This design comes from an exercise in tuning for small area, a short achievable clock period and few clock cycles on the open sky130 flow, not from production work.
Function was checked by simulation only, so behaviour that the tests miss may differ from the original.
Power and IR drop assume default switching activity.

### design/flow/design.v
module DT(
	input 			        clk, 
	input			        reset,
	input		    [15:0]	sti_di,
	input		    [7:0]	res_di,
	output	reg		        done ,
	output	reg		        sti_rd ,
	output	reg 	[9:0]	sti_addr ,
	output	reg		        res_wr ,
	output	reg		        res_rd ,
	output	reg 	[13:0]	res_addr,
	output	reg 	[7:0]	res_do
);
localparam IDLE = 4'd0;
localparam F = 4'd1;
localparam F_NW = 4'd2;
localparam F_N = 4'd3;
localparam F_NE = 4'd4;
localparam F_WRITE = 4'd5;
localparam B = 4'd6;
localparam B_SE = 4'd7;
localparam B_S = 4'd8;
localparam B_SW = 4'd9;
localparam B_READ_CUR = 4'd10;
localparam B_WRITE = 4'd11;
localparam FINISH = 4'd12;
reg pixel;
reg pre_is_obj;
reg [3:0] state, nxt_state;
reg [7:0] data [0:4];
reg [13:0] pos;
wire [6:0] pos_col = pos[6:0];
wire [6:0] pos_row = pos[13:7];
wire [13:0] pos_e = pos + {7'd0,7'd1};
wire [13:0] pos_se = pos + {7'd1,7'd1};
wire [13:0] pos_s = pos + {7'd1,7'd0};
wire [13:0] pos_sw = pos + {7'd0,7'd127};
wire [13:0] pos_w = pos - {7'd0,7'd1};
wire [13:0] pos_ne = pos - {7'd0, 7'd127};
wire [13:0] pos_n = pos - {7'd1,7'd0};
wire [13:0] pos_nw = pos - {7'd1,7'd1};
wire [7:0] min1 = ((data[0]<data[1]) ? data[0] : data[1]);
wire [7:0] min2 = ((data[2]<data[3]) ? data[2] : data[3]);
wire [7:0] f_res =  (min1 < min2 ? min1 : min2) + 1;
wire [7:0] b_res = ((f_res < data[4]) ? f_res : data[4]);
always @(posedge clk  ) begin
	if (!reset) state <= IDLE;
	else state <= nxt_state; 
end
always @(*) begin
	sti_rd <= 1;
	sti_addr <= pos[13:4]; 
	pixel <= sti_di[~pos_col[3:0]]; 
	res_rd <= ~res_wr;
end
always @(*) begin
	nxt_state <= state;
	case(state) 
		IDLE: nxt_state <= F;
		F: begin 
			if (pos_row == 7'd127) nxt_state <= B;  
			else if (pixel) nxt_state <= (pre_is_obj ? F_NE : F_NW);
			else nxt_state <= F;
		end
		F_NW: nxt_state <= F_N;
		F_N: nxt_state <= F_NE;
		F_NE: nxt_state <= F_WRITE;
		F_WRITE: nxt_state <= F;
		B: begin
			if (pos_row == 0) nxt_state <= FINISH;
			else if (pixel) nxt_state <= (pre_is_obj ? B_SW : B_SE);
			else nxt_state <= B;
		end
		B_SE: nxt_state <= B_S;
		B_S: nxt_state <= B_SW;
		B_SW: nxt_state <= B_READ_CUR;
		B_READ_CUR: nxt_state <= B_WRITE;
		B_WRITE: nxt_state <= B;
	endcase
end
always @(posedge clk) begin
	res_wr <= 0; 
	case(state) 
		IDLE: begin
			pos <= {7'd1, 7'd1};
			pre_is_obj <= 0;
			done <= 0;
		end
		F: begin
			if (pixel) begin
				res_addr <= (pre_is_obj ? pos_ne : pos_nw);
			end
			else begin
				pre_is_obj <= 0;
				pos <= pos_e;
			end
		end
		F_NW: begin
			data[3] <= 0;  
			data[0] <= res_di;
			res_addr <= pos_n;
		end
		F_N: begin
			data[1] <= res_di;
			res_addr <= pos_ne;
		end
		F_NE: begin
			data[2] <= res_di;
		end
		F_WRITE: begin
			res_wr <= 1;
			res_addr <= pos;
			res_do <= f_res;
			data[0] <= data[1];
			data[1] <= data[2];
			data[3] <= f_res;
			pos <= pos_e;
			pre_is_obj <= 1;
		end
		B: begin
			if (pixel) begin
				res_addr <= (pre_is_obj ? pos_sw : pos_se);
			end
			else begin
				pos <= pos_w;
				pre_is_obj <= 0;
			end
		end
		B_SE: begin
			data[3] <= 0;
			data[0] <= res_di;
			res_addr <= pos_s;
		end
		B_S: begin
			data[1] <= res_di;
			res_addr <= pos_sw;
		end
		B_SW: begin
			data[2] <= res_di;
			res_addr <= pos;  
		end
		B_READ_CUR: begin
			data[4] <= res_di;
		end
		B_WRITE: begin
			res_wr <= 1;
			res_addr <= pos;
			res_do <= b_res;
			data[0] <= data[1];
			data[1] <= data[2];
			data[3] <= b_res;
			pos <= pos_w;
			pre_is_obj <= 1;
		end
		FINISH: begin 
			done <= 1;
		end
	endcase
end
endmodule
### design/flow/run.sh
#!/bin/bash
# synth_recipe.tcl (not shown) runs the flow's synth.tcl, then flattens the netlist and writes it again
# the make line also repeats each setting of config.mk as NAME=value (left out here)
make -C /OpenROAD-flow-scripts/flow DESIGN_CONFIG=/design/flow/config.mk WORK_HOME=/design/flow/orfs CLKGATE_MAP_FILE= SYNTH_SCRIPT=/design/flow/synth_recipe.tcl finish
### design/flow/config.mk
export PLATFORM = sky130hd
export DESIGN_NAME = DT
export DESIGN_NICKNAME = DT
export VERILOG_FILES = /design/flow/design.v
export SDC_FILE = /design/flow/constraint.sdc
export NUM_CORES = 4
export LEC_CHECK = 0
export CAP_MARGIN = 20
export CORE_MARGIN = 2
export CORE_UTILIZATION = 40
export PLACE_DENSITY = 0.6
export SLEW_MARGIN = 20
### design/flow/constraint.sdc
create_clock -name core_clock -period 7.0 [get_ports {clk}]
set_input_delay 1.4000 -clock core_clock [delete_from_list [all_inputs] [get_ports {clk}]]
set_output_delay 1.4000 -clock core_clock [all_outputs]
set_load 0.01 [all_outputs]
flops_by_reg.png
Other sequential cells in the stronger grey, the rest of the logic in the fainter grey.
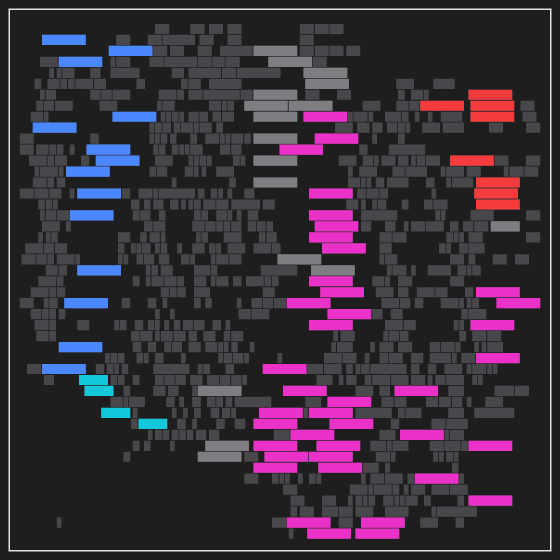
legend:
  magenta:
    signal: data
    flops: 40
  red:
    signal: res_do
    flops: 8
    where: upper right
  cyan:
    signal: state
    flops: 4
    where: lower left
  blue:
    signal: pos
    flops: 14

layer_met4.png
Supply wires on this layer in grey.
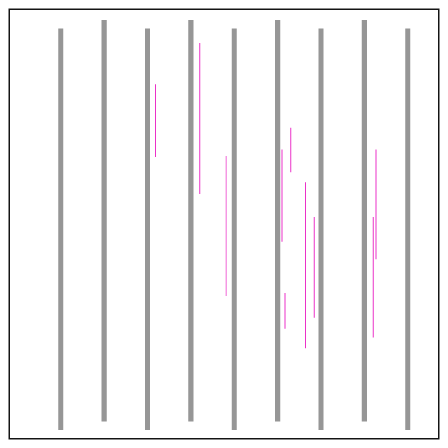
longest straight run: 51.7 um
nets with wire on the layer: 7
wirelength, routed: 18000 um
detailed-route via count: 5595

sizes.png
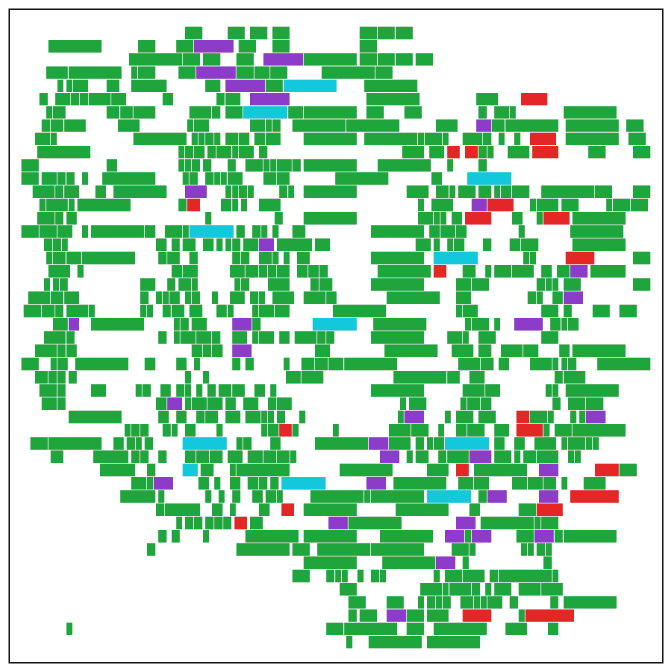
legend:
  purple:
    size: _2 cells
    cells: 33
  cyan:
    size: _6 and larger
    cells: 11
  green:
    size: _0 and _1 cells
    cells: 680
  red:
    size: _3 and _4 cells
    cells: 22

==> impl_metrics.json <==
{
  "status": "finished clean",
  "worst_path_dominant_cell_family": "compound AO/OA/AOI/OAI gates",
  "final.fill_count": 1502,
  "wl_per_cell_um": 18.6,
  "power.density_nw_per_um2": 543,
  "regMostFlops": "data",
  "tightestPinTransition_ns": 0.875,
  "rows": 47,
  "seq_area_um2": 2440,
  "clk_share_pct": 3.89,
  "end_kind": "flop",
  "peakVddDrop_mv": 0.208,
  "ys_seq_elements": 83,
  "cts.sinks": 83,
  "n_antenna_cell": 0,
  "track_usage_pct": 20.2,
  "finalHoldViolations": 0,
  "worstPathArrival_ns": 6.64,
  "m1WireLength_um": 7780,
  "stdcell_count": 966,
  "nWellTaps": 220,
  "clock_buffers": 9,
  "power_sequential_mw": 1.11,
  "fmax_mhz": 153,
  "min_period_over_period_pct": 93.5,
  "synth_top_area_share_pct": 34.7,
  "largestClassByArea": "multi-input combinational cells",
  "critPathKind": "flop to flop",
  "p_int_mw": 2.30,
  "pwr-share-comb_pct": 61.9,
  "swShare_pct": 45.4,
  "place_inst": 950,
  "top_layer": "met4",
  "slew_headroom_pct": 41.5,
  "cts-buffers-inserted": 9,
  "seq_cell_count": 83,
  "first_global_vias": 5418,
  "fin_util_pct": 47.0,
  "met3_usage_pct": 2.99,
  "synth-compound-area-share_pct": 19.2,
  "layout_commonest_cell": "edfxtp_1",
  "synth-main-ff-cell": "edfxtp_1",
  "pin_count": 62,
  "synth_edf_count": 78,
  "netSwitchingPower_mw": 1.91,
  "n_all_buffers": 64,
  "cpPeakStageDelay_ns": 0.64,
  "cts_tree": "done",
  "met2_length_um": 9230,
  "multi_input_cells": 535,
  "final-max-slew-violation-count": 0,
  "worstSetupStartpointType": "flop",
  "fin_crit_ns": 6.54,
  "grt_max_degree": 26,
  "synth.avg_cell_area_um2": 9.59,
  "met3WireLength_um": 629,
  "dieHeight_um": 134,
  "largest_reg_flops": 40,
  "synth_nets": 779,
  "dieArea_um2": 17900,
  "clock_latency_ns": 0.35,
  "drive_gt1_share_pct": 8.85,
  "skew_ns": 0.0125,
  "multi_input_area_share_pct": 50.6,
  "synth_xor_area_share_pct": 4.80,
  "comb_cell_power_mw": 2.61,
  "cp_num_buf_inv": 3,
  "multi_input_area_um2": 3930,
  "ys_seq_area_share_pct": 36.2,
  "crit_fanout": 13,
  "final_cell_area_um2": 7760,
  "use_met1_pct": 25.2,
  "synth.top_cells.by_count": "edfxtp_1 (78), nand2_1 (66), a21oi_1 (48), inv_1 (48), nor2_1 (48)",
  "use_met2_pct": 36.1,
  "drv_cap": 0
}
Testbench counts, summed over its fixed seeds: cycles 1,441,957.
==> worst register-to-register path, stage by stage, from the launching register on <==
cell      delay [ns]
edfxtp_1        0.43
inv_1           0.10
ha_1            0.22
o21ai_1         0.09
a211o_1         0.34
o21ai_4         0.40
mux2_2          0.43
ha_1            0.33
a21o_1          0.16
a21o_1          0.17
a211o_1         0.33
inv_1           0.16
a21bo_2         0.19
nand3_1         0.10
inv_1           0.11
ha_1            0.30
nand3b_1        0.13
xnor2_1         0.14
mux2i_1         0.33
ha_1            0.20
and3_1          0.20
nand2_1         0.07
a21oi_1         0.18
o21ai_2         0.15
a21oi_2         0.64
mux2_1          0.40
==> final timing paths <==
| kind | from | endpoint | slack (ns) | cells after the start |
|---|---|---|---|---|
| worst max-delay path | data[1][2] | res_do[7] | 0.46 | 25 |
| worst min-delay path | data[4][7] | res_do[7] | 0.61 | 1 |
| worst max register to register | data[1][2] | res_do[7] | 0.46 | 25 |
| worst min register to register | data[4][7] | res_do[7] | 0.61 | 1 |
==> logic make-up after synthesis <==
family,count (synthesis)
AND/OR/NAND/NOR,212
multiplexers,52
other,1
buffers and inverters,86
flip-flops,83
XOR/XNOR,37
adder cells (fa/ha/maj),50
AO/OA/AOI/OAI,183

[separate check: timing with driven ports]
In the flow no input, the clock included, has a driving cell. The finished layout below was timed again as built, in two steps.
Step 1 sets driving cells, clkbuf_16 on the clock port and buf_2 on the other inputs (assumed; they add their load-dependent delay and slew).
Step 2 also shifts input and output timing later by t, the mid clock arrival at the registers, as if the neighbouring blocks saw the same clock.
a / b / c = no drivers / after step 1 / after step 2; a / b = the first two.
shift t [ns]: 0.390
setup WS [ns]: 0.457 / 0.457 / 0.457
clock arrival spread, ns: 0.013 / 0.013
worst register clock-pin slew, ns: 0.07 / 0.07
worst slew at a driven data input, ns: 0.05
After both steps setup and hold are still met in this run. The setup slack of this run moves by 0.000 ns with the drivers and by 0.000 ns with both steps.
